This design comes from an exercise in tuning for small area and a short achievable clock period on the open sky130 flow, not from production work.
The RTL was checked by simulation tests, not by an equivalence proof against the original design.
Some runs may be left out. An edit can pass the tests and still lose a function that they never use.

**Run 1: wiring by layer**

Scale bar: 200 um. Only two layers are drawn.
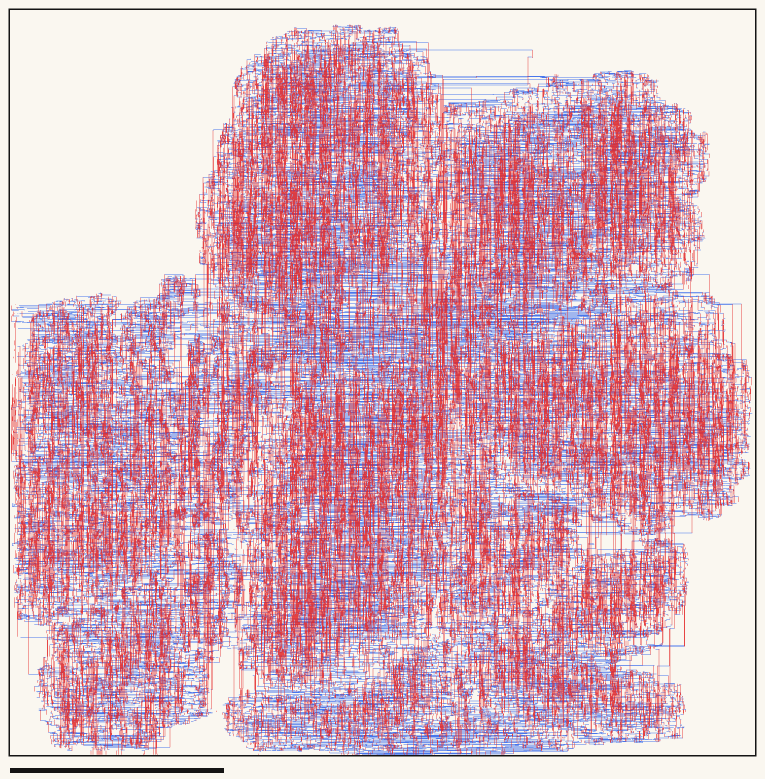
**Run 1: PDN straps and rails**

Pins as bars on the die edge.
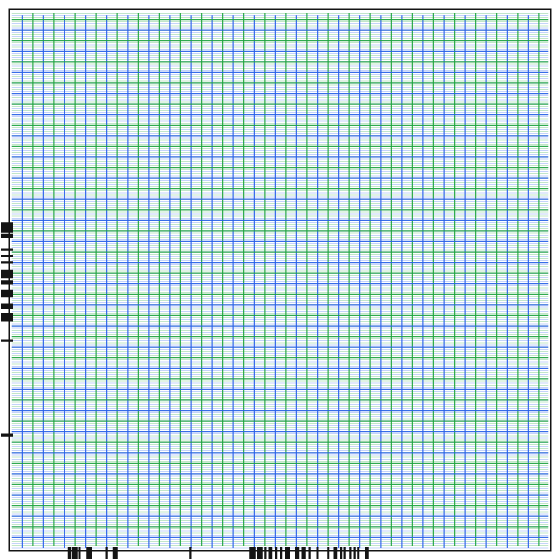
**Run 1: routing congestion map**

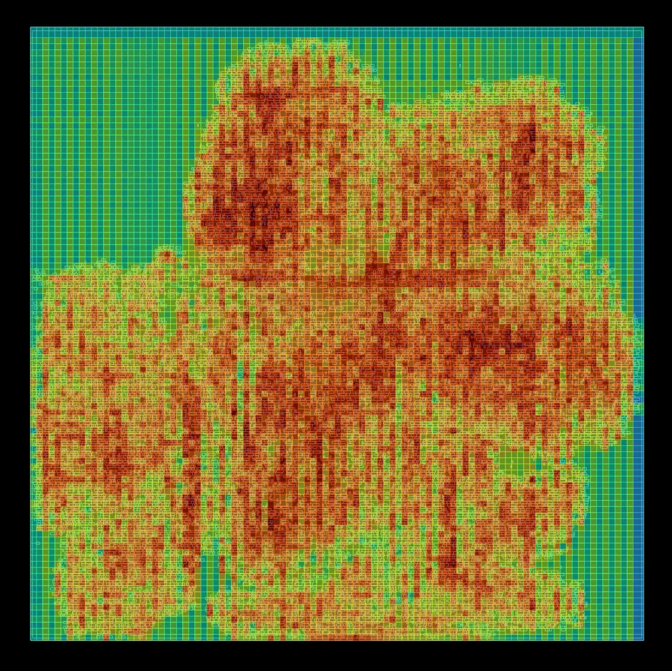
**Run 1: finished layout with every layer on**

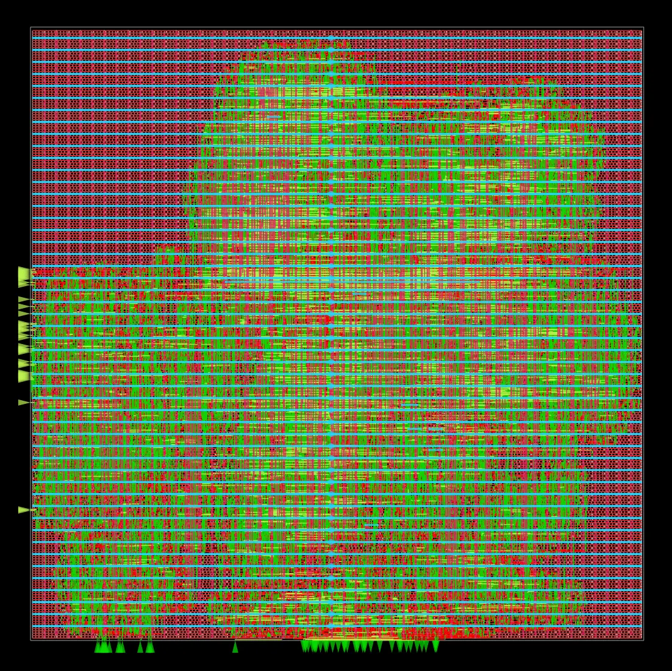
===== flow/run.sh =====
#!/bin/bash
# synth_recipe.tcl (not shown) runs the flow's synth.tcl, then flattens the netlist and writes it again
# the make line also repeats each setting of config.mk as NAME=value (left out here)
make -C /OpenROAD-flow-scripts/flow DESIGN_CONFIG=/design/flow/config.mk WORK_HOME=/design/flow/orfs CLKGATE_MAP_FILE= SYNTH_SCRIPT=/design/flow/synth_recipe.tcl finish

===== flow/config.mk =====
export PLATFORM = sky130hd
export DESIGN_NAME = top
export DESIGN_NICKNAME = top
export VERILOG_FILES = /design/flow/design.v
export SDC_FILE = /design/flow/constraint.sdc
export NUM_CORES = 4
export LEC_CHECK = 0
export CAP_MARGIN = 20
export CORE_MARGIN = 2
export CORE_UTILIZATION = 40
export SLEW_MARGIN = 20

===== flow/constraint.sdc =====
create_clock -name core_clock -period 20.0 [get_ports {clk}]
set_input_delay 4.0000 -clock core_clock [delete_from_list [all_inputs] [get_ports {clk}]]
set_output_delay 4.0000 -clock core_clock [all_outputs]
set_load 0.01 [all_outputs]

===== flow/nn_tanh.mem =====
000000000000000000
000000001111101011
000000011101100100
000000101000101001
000000110000101111
000000110110010010
000000111001111011
000000111100001111
000000111101101100
000000111110100101
000000111111001001
000000111111011110
000000111111101011
000000111111110011
000000111111111000
000000111111111011
000000111111111101
000000111111111110
000000111111111110
000000111111111111
000000111111111111
000000111111111111
000000111111111111
000000111111111111
000000111111111111
000000111111111111
000000111111111111
000000111111111111
000000111111111111
000000111111111111
000000111111111111
000000111111111111
000000111111111111
000000111111111111
000000111111111111
000000111111111111
000000111111111111
000000111111111111
000000111111111111
000000111111111111
000000111111111111
000000111111111111
000000111111111111
000000111111111111
000000111111111111
000000111111111111
000000111111111111
000000111111111111
000000111111111111
000000111111111111
000000111111111111
000000111111111111
000000111111111111
000000111111111111
000000111111111111
000000111111111111
000000111111111111
000000111111111111
000000111111111111
000000111111111111
000000111111111111
000000111111111111
000000111111111111
000000111111111111
000000111111111111
000000111111111111
000000111111111111
000000111111111111
000000111111111111
000000111111111111
000000111111111111
000000111111111111
000000111111111111
000000111111111111
000000111111111111
000000111111111111
000000111111111111
000001000000000000
000001000000000000
000001000000000000
000001000000000000
000001000000000000
000001000000000000
000001000000000000
000001000000000000
000001000000000000
000001000000000000
000001000000000000
000001000000000000
000001000000000000
000001000000000000
000001000000000000
000001000000000000
000001000000000000
000001000000000000
000001000000000000
000001000000000000
000001000000000000
000001000000000000
000001000000000000
000001000000000000
000001000000000000
000001000000000000
000001000000000000
000001000000000000
000001000000000000
000001000000000000
000001000000000000
000001000000000000
000001000000000000
000001000000000000
000001000000000000
000001000000000000
000001000000000000
000001000000000000
000001000000000000
000001000000000000
000001000000000000
000001000000000000
000001000000000000
000001000000000000
000001000000000000
000001000000000000
000001000000000000
000001000000000000
000001000000000000
000001000000000000
000001000000000000

===== flow/nn_c.mem =====
000011110000011001
000100011101000101
000001010001101000
000100110010111110
000010100001111010
000010101111000110
000011011111101101
000000101100010111

===== flow/nn_b.mem =====
000000110100001001
000000111001111110
000000001000001000
000000111010011101
000000101000011110
000000000110001111
000000010001110100
000000100011000000
000000111101010001
000000111101110000
000000001010000101
000000111110000111

===== flow/design.v =====
`timescale 1ns / 1ps
module top(
    input clk,
    input reset,
    input [17:0] U0, 
    input [17:0] U1,
    input [17:0] U2,
    output [17:0] Y0,
    output [17:0] Y1
    );
wire [6:0] idx0,idx1,idx2,idx3;
reg [1:0] n;
reg [17:0] x0,x1,x2,x3;
reg [17:0] tanh[127:0];
reg [17:0] b[11:0];
reg [17:0] c[7:0];
reg [17:0] w[63:0];
wire [17:0] m00,m01,m02,m03;
wire [17:0] m10,m11,m12,m13;
wire [17:0] m20,m21,m22,m23;
wire [17:0] m30,m31,m32,m33;
wire [17:0] mx00,mx01,mx02;
wire [17:0] mx10,mx11,mx12;
wire [17:0] mx20,mx21,mx22;
wire [17:0] mx30,mx31,mx32;
wire [17:0] my00,my01,my02,my03;
wire [17:0] my10,my11,my12,my13;
wire [17:0] w00,w01,w02,w03;
wire [17:0] w10,w11,w12,w13;
wire [17:0] w20,w21,w22,w23;
wire [17:0] w30,w31,w32,w33;
initial
begin
	$readmemb("nn_tanh.mem",tanh);
	$readmemb("nn_b.mem",b);
	$readmemb("nn_c.mem",c);
	$readmemb("nn_w.mem",w);
end
assign w00 = (n == 0) ? 18'd0 : w[{n,4'd0}];
assign w01 = (n == 0) ? 18'd0 : w[{n,4'd4}];
assign w02 = (n == 0) ? 18'd0 : w[{n,4'd8}];
assign w03 = (n == 0) ? 18'd0 : w[{n,4'd12}];
assign w10 = (n == 0) ? 18'd0 : w[{n,4'd1}];
assign w11 = (n == 0) ? 18'd0 : w[{n,4'd5}];
assign w12 = (n == 0) ? 18'd0 : w[{n,4'd9}];
assign w13 = (n == 0) ? 18'd0 : w[{n,4'd13}];
assign w20 = (n == 0) ? 18'd0 : w[{n,4'd2}];
assign w21 = (n == 0) ? 18'd0 : w[{n,4'd6}];
assign w22 = (n == 0) ? 18'd0 : w[{n,4'd10}];
assign w23 = (n == 0) ? 18'd0 : w[{n,4'd14}];
assign w30 = (n == 0) ? 18'd0 : w[{n,4'd3}];
assign w31 = (n == 0) ? 18'd0 : w[{n,4'd7}];
assign w32 = (n == 0) ? 18'd0 : w[{n,4'd11}];
assign w33 = (n == 0) ? 18'd0 : w[{n,4'd15}];
assign m00 = ({18'd0,w00} * {18'd0,x0}) >> 12;
assign m01 = ({18'd0,w01} * {18'd0,x1}) >> 12;
assign m02 = ({18'd0,w02} * {18'd0,x2}) >> 12;
assign m03 = ({18'd0,w03} * {18'd0,x3}) >> 12;
assign m10 = ({18'd0,w10} * {18'd0,x0}) >> 12;
assign m11 = ({18'd0,w11} * {18'd0,x1}) >> 12;
assign m12 = ({18'd0,w12} * {18'd0,x2}) >> 12;
assign m13 = ({18'd0,w13} * {18'd0,x3}) >> 12;
assign m20 = ({18'd0,w20} * {18'd0,x0}) >> 12;
assign m21 = ({18'd0,w21} * {18'd0,x1}) >> 12;
assign m22 = ({18'd0,w22} * {18'd0,x2}) >> 12;
assign m23 = ({18'd0,w23} * {18'd0,x3}) >> 12;
assign m30 = ({18'd0,w30} * {18'd0,x0}) >> 12;
assign m31 = ({18'd0,w31} * {18'd0,x1}) >> 12;
assign m32 = ({18'd0,w32} * {18'd0,x2}) >> 12;
assign m33 = ({18'd0,w33} * {18'd0,x3}) >> 12;
assign mx30 = ({18'd0,b[3]} *{18'd0,U0}) >> 12;
assign mx31 = ({18'd0,b[7]} *{18'd0,U1}) >> 12;
assign mx32 = ({18'd0,b[11]}*{18'd0,U2}) >> 12;
assign mx20 = ({18'd0,b[2]} *{18'd0,U0}) >> 12;
assign mx21 = ({18'd0,b[6]} *{18'd0,U1}) >> 12;
assign mx22 = ({18'd0,b[10]}*{18'd0,U2}) >> 12;
assign mx10 = ({18'd0,b[1]} *{18'd0,U0}) >> 12;
assign mx11 = ({18'd0,b[5]} *{18'd0,U1}) >> 12;
assign mx12 = ({18'd0,b[9]} *{18'd0,U2}) >> 12;
assign mx00 = ({18'd0,b[0]} *{18'd0,U0}) >> 12;
assign mx01 = ({18'd0,b[4]} *{18'd0,U1}) >> 12;
assign mx02 = ({18'd0,b[8]} *{18'd0,U2}) >> 12;
assign idx0 = (m00 + m01 + m02 + m03) >> 11;
assign idx1 = (m10 + m11 + m12 + m13) >> 11;
assign idx2 = (m20 + m21 + m22 + m23) >> 11;
assign idx3 = (m30 + m31 + m32 + m33) >> 11;
always@(posedge clk)
begin
	if(reset)
	begin
		x3 <= 0;
		x2 <= 0;
		x1 <= 0;
		x0 <= 0;
		n  <= 0;
	end
	else
	begin
		if(n == 0)begin
			x0 <= mx00 + mx01 + mx02;
			x1 <= mx10 + mx11 + mx12;
			x2 <= mx20 + mx21 + mx22;
			x3 <= mx30 + mx31 + mx32;
		end
		else
		begin
			x0 <= tanh[idx0]+ mx00 + mx01 + mx02;
			x1 <= tanh[idx1]+ mx10 + mx11 + mx12;
			x2 <= tanh[idx2]+ mx20 + mx21 + mx22;
			x3 <= tanh[idx3]+ mx30 + mx31 + mx32;
		end
		if(n == 3)begin
			n <= 0;
		end
		else
		begin
			n <= n + 1;
		end
	end
end
assign my00 = ({18'd0,c[0]}*{18'd0,x0}) >> 12;
assign my01 = ({18'd0,c[2]}*{18'd0,x1}) >> 12;
assign my02 = ({18'd0,c[4]}*{18'd0,x2}) >> 12;
assign my03 = ({18'd0,c[6]}*{18'd0,x3}) >> 12;
assign my10 = ({18'd0,c[1]}*{18'd0,x0}) >> 12;
assign my11 = ({18'd0,c[3]}*{18'd0,x1}) >> 12;
assign my12 = ({18'd0,c[5]}*{18'd0,x2}) >> 12;
assign my13 = ({18'd0,c[7]}*{18'd0,x3}) >> 12;
assign Y0 = (my00 + my01 + my02 + my03);
assign Y1 = (my10 + my11 + my12 + my13);
endmodule

===== flow/nn_w.mem =====
000000000000000000
000000000000000000
000000000000000000
000000000000000000
000000000000000000
000000000000000000
000000000000000000
000000000000000000
000000000000000000
000000000000000000
000000000000000000
000000000000000000
000000000000000000
000000000000000000
000000000000000000
000000000000000000
001001100100100101
000100110110101000
001000000000001011
000001011010110011
000100001101111011
001001001010000100
000111111011000000
001001100110000100
000110100011101011
000000010110110110
001000011111011100
001001010101110000
000110110010011000
000111100100111101
000111011011100110
000011111011000001
000110100011100000
000001101101100011
000111000011110111
000000010100010111
000010110001001110
000000011101100011
000000111110001010
001000001111000000
000110111100101100
000011001010111100
001001100000001001
000000010110000010
000100011000110010
000011110100001100
000111101001111011
000111111100111011
000001110111100110
000100111001011100
000100011101001011
000110011101101000
000111000101111111
000111100010111111
000010110000101001
000110110011000000
000110100011010000
000001101000000100
000001001100001010
000100111110111100
001001100110001111
000011011001110110
000101110110100100
000010001111001111

==> flow_metrics.env, run 1 <==
export IMPL_yosys_area_share_simple=0.06381
export IMPL_dieArea_um2=483100
export IMPL_synth_edf_count=0
export IMPL_hold_ws_ns=0.4793
export IMPL_status="no timing/DRC/antenna violations"
export IMPL_cp_required_ns=20.28
export IMPL_clock_sinks=85
export IMPL_htree_levels=3
export IMPL_syn2layout_area_growth_pct=5.556
export IMPL_chipWidth_um=695.1
export IMPL_hold_path_class="reg2reg"
export IMPL_synth_mux_area_frac=0.001592
export IMPL_numPortBuffers=91
export IMPL_syn_cell_area_um2=191000
export IMPL_io_pins=92
export IMPL_finalCritPeriodShare=0.9246
export IMPL_synth_main_ff_cell="dfxtp_1"
export IMPL_synth_adder_area_share=0.6942
export IMPL_synth_top_family_by_area="adder cells"
export IMPL_synth_compound_area_frac=0.05709
export IMPL_hpwlAfterDp_mm=630.6
export IMPL_placed_cells=26520
export IMPL_crit_top_cell="fa_1"
export IMPL_clk_pin_slew_worst_paths_ns=0.10
export IMPL_ys_seq_area_frac=0.008908
export IMPL_crit_cells=52
export IMPL_post_synth_cell_area_avg_um2=9.535
export IMPL_place_ws_ns=1.864
export IMPL_viasPerCell=5.130
export IMPL_timing_fmax_ghz=0.05408
export IMPL_ctsResizeCount=0
export IMPL_netlist_instances=20040
export IMPL_coreArea_um2=475100
export IMPL_cp_end_kind="flip-flop"
export IMPL_route_detailed_drc=0
export IMPL_holdPathStages=1
export IMPL_initial_core_util=0.4021
export IMPL_fp_row_count=253
export IMPL_grt_max_degree=73
export IMPL_maxCapViolCount=0
export IMPL_clk_latency_ns=0.42
export IMPL_min_period_ns=18.49
export IMPL_numCtsBuffers=9
export IMPL_drt_iter0_drc=10210
export IMPL_nets=28320
export IMPL_cp_arrival_ns=18.77
export IMPL_drive_gt1_frac=0.02247
export IMPL_final_setup_viol_count=0
export IMPL_place_gp_congestion=1.041
export IMPL_cts_buffer_depth=2
export IMPL_worst_slack_ns=1.508
export IMPL_cp_top_family="adder cells"
export IMPL_synth_nets=28200
export IMPL_mostFrequentLayoutCells="inv_1, fa_1, ha_1"
Notes on 'wiring by layer' above:
- met2: red (wire length 307 mm)
- met1: blue (wire length 289 mm)
GRT Total Usage: 0.2950
WL/cell: 26.44 um
vias post-DR: 136.1k
Routed Wire Length: 701.6 mm

Notes on 'PDN straps and rails' above:
- VSS: blue
- VDD: green
- signal pins: 92
- met1 rails: 254
- met4 straps: 50
- met5 straps: 50

Notes on 'routing congestion map' above:
met2 usage in global routing: 0.4573
Final Core Density: 0.4244

Notes on 'finished layout with every layer on' above:
height of the die: 695.1 um
Post-Layout Cell Count: 26.54k

run 1: stage by stage:
stage	area [um2]	util
after floorplan	191000	-
after global placement	201200	0.4234
after detailed placement	201300	0.4236
after CTS	201600	0.4242
after global routing	201600	0.4244
final	201600	0.4244
run 1: final timing paths:
kind | from | to | slack, ns
setup / recovery | n[0] | x1[17] | 1.51
hold / removal | n[0] | flip-flop | 0.48
setup reg to reg | n[0] | x1[17] | 1.51
hold reg to reg | n[0] | flip-flop | 0.48
run 1: routing by layer:
layer / vias up / wire, um / track usage
li1: 60890 / - / -
met1: 69450 / 289200 / 0.3877
met2: 4731 / 307000 / 0.4573
met3: 1049 / 56540 / 0.05996
met4: 16 / 48510 / 0.1580
met5: - / 386 / 0
run 1: logic make-up after synthesis:
kind of cell    count (synthesis)
xor+xnor                      963
simple gates                 2585
flops                          85
fa+ha+maj                    8113
compound gates               1683
buf+inv                      6576
mux                            30
run 1: area by class of cell:
class                   count  area, um2
repair buffers            311       2633
multi-input cells       13370     165100
inverters                6371      23910
well taps                6375       7976
diodes                      7      17.52
fillers                 46910     273500
clock buffers               9      225.2
flip-flops and latches     85       1709
clock inverters             7      87.58
run 1: cell usage after synthesis, types with 15 or more instances:
master and instances:
nand2b_1 88, o22ai_1 16, a211oi_1 54, a21oi_1 510, and3_1 67, o41ai_1 15
inv_1 6360, or3_1 64, xnor2_1 593, o211ai_1 32, nor4_1 15, nor2b_1 153
ha_1 3970, o21ai_0 295, nand2_1 805, xor2_1 357, buf_1 25, o31ai_1 31
dfxtp_1 85, nand3_1 137, a21boi_0 19, a211o_1 22, o21bai_1 75, nor3_1 165
and2_1 227, or2_2 106, o31a_1 19, a31o_2 19, a21o_1 226, fa_1 4143
o21a_1 137, a31oi_1 64, nand4_1 38, clkbuf_1 168, nor2_1 671, mux2i_1 27
run 1: worst reg2reg max path: cells and delay by family (launching register included):
kind                       cells  cell delay (ns)
adders and majority gates     14             5.61
AOI/OAI and AO/OA             18             4.52
and+or+nand+nor               10             3.45
xor gates and xnor gates       5             2.42
buffers and inverters          4             1.03
muxes                          1             0.94
DFF                            1             0.37
==> run 2: too many edits to list; what changed since run 1 <==
flow/design.v: 131 -> 10960 lines; modules unchanged: 0
  top: edited, 130 -> 10817 lines
  xadd: new, 3 lines
  fa: new, 4 lines
  tanh_rom: new, 136 lines
==> module xadd as of run 2 <==
module xadd(input [17:0] a, input [12:0] b, output [17:0] s);
assign s = a + {5'd0, b};
endmodule
==> module fa as of run 2 <==
module fa(input a, input b, input c, output s, output co);
assign s = a ^ b ^ c;
assign co = (a & b) | (a & c) | (b & c);
endmodule
==> module tanh_rom as of run 2 <==
module tanh_rom(input [6:0] i, input en, output reg [12:0] o);
always @* begin
    case (i)
    7'd0: o = 13'd0;
    7'd1: o = 13'd1003;
    7'd2: o = 13'd1892;
    7'd3: o = 13'd2601;
    7'd4: o = 13'd3119;
    7'd5: o = 13'd3474;
    7'd6: o = 13'd3707;
    7'd7: o = 13'd3855;
    7'd8: o = 13'd3948;
    7'd9: o = 13'd4005;
    7'd10: o = 13'd4041;
    7'd11: o = 13'd4062;
    7'd12: o = 13'd4075;
    7'd13: o = 13'd4083;
    7'd14: o = 13'd4088;
    7'd15: o = 13'd4091;
    7'd16: o = 13'd4093;
    7'd17: o = 13'd4094;
    7'd18: o = 13'd4094;
    7'd19: o = 13'd4095;
    7'd20: o = 13'd4095;
    7'd21: o = 13'd4095;
    7'd22: o = 13'd4095;
    7'd23: o = 13'd4095;
    7'd24: o = 13'd4095;
    7'd25: o = 13'd4095;
    7'd26: o = 13'd4095;
    7'd27: o = 13'd4095;
    7'd28: o = 13'd4095;
    7'd29: o = 13'd4095;
    7'd30: o = 13'd4095;
    7'd31: o = 13'd4095;
    7'd32: o = 13'd4095;
    7'd33: o = 13'd4095;
    7'd34: o = 13'd4095;
    7'd35: o = 13'd4095;
    7'd36: o = 13'd4095;
    7'd37: o = 13'd4095;
    7'd38: o = 13'd4095;
    7'd39: o = 13'd4095;
    7'd40: o = 13'd4095;
    7'd41: o = 13'd4095;
    7'd42: o = 13'd4095;
    7'd43: o = 13'd4095;
    7'd44: o = 13'd4095;
    7'd45: o = 13'd4095;
    7'd46: o = 13'd4095;
    7'd47: o = 13'd4095;
    7'd48: o = 13'd4095;
    7'd49: o = 13'd4095;
    7'd50: o = 13'd4095;
    7'd51: o = 13'd4095;
    7'd52: o = 13'd4095;
    7'd53: o = 13'd4095;
    7'd54: o = 13'd4095;
    7'd55: o = 13'd4095;
    7'd56: o = 13'd4095;
    7'd57: o = 13'd4095;
    7'd58: o = 13'd4095;
    7'd59: o = 13'd4095;
    7'd60: o = 13'd4095;
    7'd61: o = 13'd4095;
    7'd62: o = 13'd4095;
    7'd63: o = 13'd4095;
    7'd64: o = 13'd4095;
    7'd65: o = 13'd4095;
    7'd66: o = 13'd4095;
    7'd67: o = 13'd4095;
    7'd68: o = 13'd4095;
    7'd69: o = 13'd4095;
    7'd70: o = 13'd4095;
    7'd71: o = 13'd4095;
    7'd72: o = 13'd4095;
    7'd73: o = 13'd4095;
    7'd74: o = 13'd4095;
    7'd75: o = 13'd4095;
    7'd76: o = 13'd4095;
    7'd77: o = 13'd4096;
    7'd78: o = 13'd4096;
    7'd79: o = 13'd4096;
    7'd80: o = 13'd4096;
    7'd81: o = 13'd4096;
    7'd82: o = 13'd4096;
    7'd83: o = 13'd4096;
    7'd84: o = 13'd4096;
    7'd85: o = 13'd4096;
    7'd86: o = 13'd4096;
    7'd87: o = 13'd4096;
    7'd88: o = 13'd4096;
    7'd89: o = 13'd4096;
    7'd90: o = 13'd4096;
    7'd91: o = 13'd4096;
    7'd92: o = 13'd4096;
    7'd93: o = 13'd4096;
    7'd94: o = 13'd4096;
    7'd95: o = 13'd4096;
    7'd96: o = 13'd4096;
    7'd97: o = 13'd4096;
    7'd98: o = 13'd4096;
    7'd99: o = 13'd4096;
    7'd100: o = 13'd4096;
    7'd101: o = 13'd4096;
    7'd102: o = 13'd4096;
    7'd103: o = 13'd4096;
    7'd104: o = 13'd4096;
    7'd105: o = 13'd4096;
    7'd106: o = 13'd4096;
    7'd107: o = 13'd4096;
    7'd108: o = 13'd4096;
    7'd109: o = 13'd4096;
    7'd110: o = 13'd4096;
    7'd111: o = 13'd4096;
    7'd112: o = 13'd4096;
    7'd113: o = 13'd4096;
    7'd114: o = 13'd4096;
    7'd115: o = 13'd4096;
    7'd116: o = 13'd4096;
    7'd117: o = 13'd4096;
    7'd118: o = 13'd4096;
    7'd119: o = 13'd4096;
    7'd120: o = 13'd4096;
    7'd121: o = 13'd4096;
    7'd122: o = 13'd4096;
    7'd123: o = 13'd4096;
    7'd124: o = 13'd4096;
    7'd125: o = 13'd4096;
    7'd126: o = 13'd4096;
    7'd127: o = 13'd4096;
    default: o = 13'd0;
    endcase
    if (!en) o = 13'd0;
end
endmodule
--- a/flow/config.mk
+++ b/flow/config.mk
@@ -8,4 +8,7 @@
 export CAP_MARGIN = 20
 export CORE_MARGIN = 2
-export CORE_UTILIZATION = 40
+export CORE_UTILIZATION = 50
+export CTS_CLUSTER_DIAMETER = 40
+export CTS_CLUSTER_SIZE = 6
 export SLEW_MARGIN = 20
+export SYNTH_HIERARCHICAL = 1
removed: flow/nn_b.mem
removed: flow/nn_c.mem
removed: flow/nn_tanh.mem
removed: flow/nn_w.mem
**Run 2: sequential cells grouped by signal name**

Scale bar: 100 um.
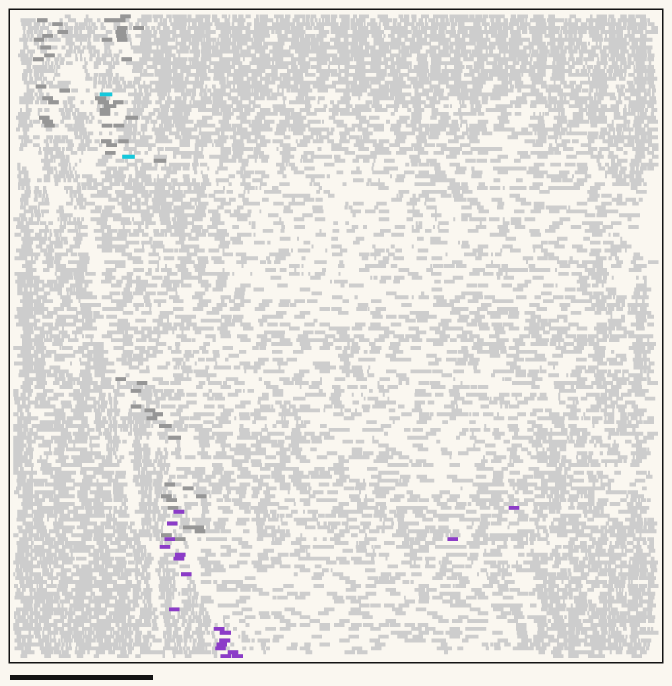
- `n`: cyan (flops 2)
- `x3`: purple (flops 18)

==> run 2 against run 1 <==
  * Largest cell class unchanged
  * Setup slack better by 4.7 ns
  * Global-route usage up 31 points
  * Non-clock buffer count up 83
  * Critical path type unchanged
  * Register-to-register slack better by 4.7 ns
  * Core utilization up 11 points
  * Final area down 46%
  * Worst hold slack better by 0.17 ns
  * Flip-flop and latch count down 6
  * Area after synthesis down 47%
==> flow_metrics.env, run 2 <==
export IMPL_status="no timing/DRC/antenna violations"
export IMPL_synth_nets=12330
export IMPL_clock_sinks=79
export IMPL_synth_edf_count=0
export IMPL_holdPathStages=1
export IMPL_cts_buffer_depth=2
export IMPL_mostFrequentLayoutCells="fa_1, ha_1, inv_1"
export IMPL_syn2layout_area_growth_pct=6.764
export IMPL_timing_rr_end="x3[5]"
export IMPL_use_met3=0.4073
export IMPL_hold_ws_ns=0.6539
export IMPL_grt_max_degree=95
export IMPL_viasPerCell=7.453
export IMPL_place_gp_congestion=1.218
export IMPL_synth_main_ff_cell="dfxtp_1"
export IMPL_wl_met2_mm=241.2
export IMPL_top_layer_used="met5"
export IMPL_syn_cell_area_um2=101500
export IMPL_post_synth_cell_area_avg_um2=13.44
export IMPL_crit_top_cell="fa_1"
export IMPL_dieArea_um2=206700
export IMPL_met2_usage=0.8124
export IMPL_rrSetupSlack_ns=6.21
export IMPL_ctsResizeCount=0
export IMPL_vias=79160
export IMPL_grt_usage=0.6071
export IMPL_numPortBuffers=91
export IMPL_ys_seq_area_frac=0.01558
export IMPL_drt_iter0_drc=12980
export IMPL_timing_fmax_ghz=0.07249
export IMPL_synthTopCellsByCount="fa_1, ha_1, inv_1"
export IMPL_hold_path_class="reg2reg"
export IMPL_gr_max_usage_layer="met2"
export IMPL_cp_arrival_ns=14.06
export IMPL_fillCellCount=16770
export IMPL_grt_use_met1=0.6270
**Run 2: finished layout with every layer on**

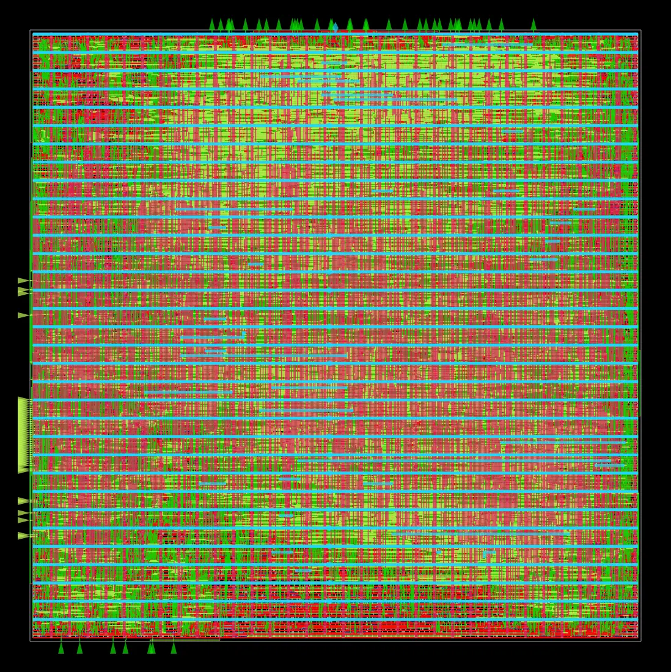
FP Rows: 165
Final Core Density: 0.5368

-- run 2: changes by cell type after synthesis, moves of 165 or more --
| cell | previous run | this run |
|---|---|---|
| fa_1 | 4143 | 3407 |
| nor2_1 | 671 | 290 |
| o21ai_0 | 295 | 130 |
| xor2_1 | 357 | 59 |
| ha_1 | 3970 | 1314 |
| a21oi_1 | 510 | 239 |
| inv_1 | 6360 | 595 |
| nand2_1 | 805 | 151 |
| xnor2_1 | 593 | 108 |
-- run 2: kinds of logic after synthesis --
| group | count (synthesis) | share of synthesized area |
|---|---|---|
| muxes | 5 | 0.0004930 |
| DFF | 79 | 0.01558 |
| and+or+nand+nor | 1061 | 0.05459 |
| xor gates and xnor gates | 167 | 0.01441 |
| buffers and inverters | 678 | 0.02597 |
| AOI/OAI and AO/OA | 844 | 0.05513 |
| adders and majority gates | 4721 | 0.8338 |
-- run 2: per-stage QoR --
stage          area [um2]  instances  setup slack, ns
2_1_floorplan      101500       7555            7.800
5_1_grt            108200      10570            6.207
3_3_place_gp       107700      10530            6.776
4_1_cts            108100      10550            6.999
6_report           108400      10620            6.205
3_5_place_dp       107800      10540            7.048
-- run 2: layout make-up --
cell class                 count  share of cell area
antenna                       66            0.001524
clock buffer                  11            0.002344
clock inverter                 5           0.0005657
inverter                     597             0.02069
multi-input combinational   6798              0.8988
sequential                    79             0.01489
tap                         2672             0.03085
timing repair buffer         394             0.03034
-- run 2: worst max path at each step --
stage | start | endpoint | slack, ns | depth (start not counted)
after floorplan | n_is3 | x0[16] | 7.80 | 30
after global routing | n_is2 | x3[16] | 6.21 | 31
final | n_is2 | x3[5] | 6.21 | 28
after global placement | n_is2 | x3[5] | 6.78 | 28
after CTS | n[1] | x2[14] | 7.00 | 32
after detailed placement | n[1] | x2[14] | 7.05 | 32
-- run 2: Yosys stat by module, one instance, submodules excluded --
module	flops+latches	copies in the design	cells
tanh_rom	0	4	72
top	79	1	3382
xadd	0	4	122
fa	0	3397	1

-- re-timing with driven ports --
The flow's constraints put no driver on any port. The routed layouts listed below were extracted and timed again, unchanged, in two steps. Step 1: set_driving_cell puts a clkbuf_16 on clk and a buf_2 on each other input, an assumption about the parent block. Step 2 times the ports against the registers' clock, not the clock port: input delays grow and output delays shrink by t, the midpoint of the rising clock arrivals with the driver on. Slacks: ideal ports / drivers / drivers and shift; pairs: ideal ports / drivers.
run | t, ns | setup WS [ns] | worst hold slack (ns) | slew at the worst register clock pin (ns) | worst data-port slew with drivers (ns)
run 1 | 0.481 | 1.508 / 1.508 / 1.508 | 0.479 / 0.479 / 0.479 | 0.11 / 0.11 | 0.06
run 2 | 0.511 | 6.205 / 6.205 / 6.205 | 0.654 / 0.654 / 0.654 | 0.11 / 0.11 | 0.04
After both steps every run listed still meets setup and hold.
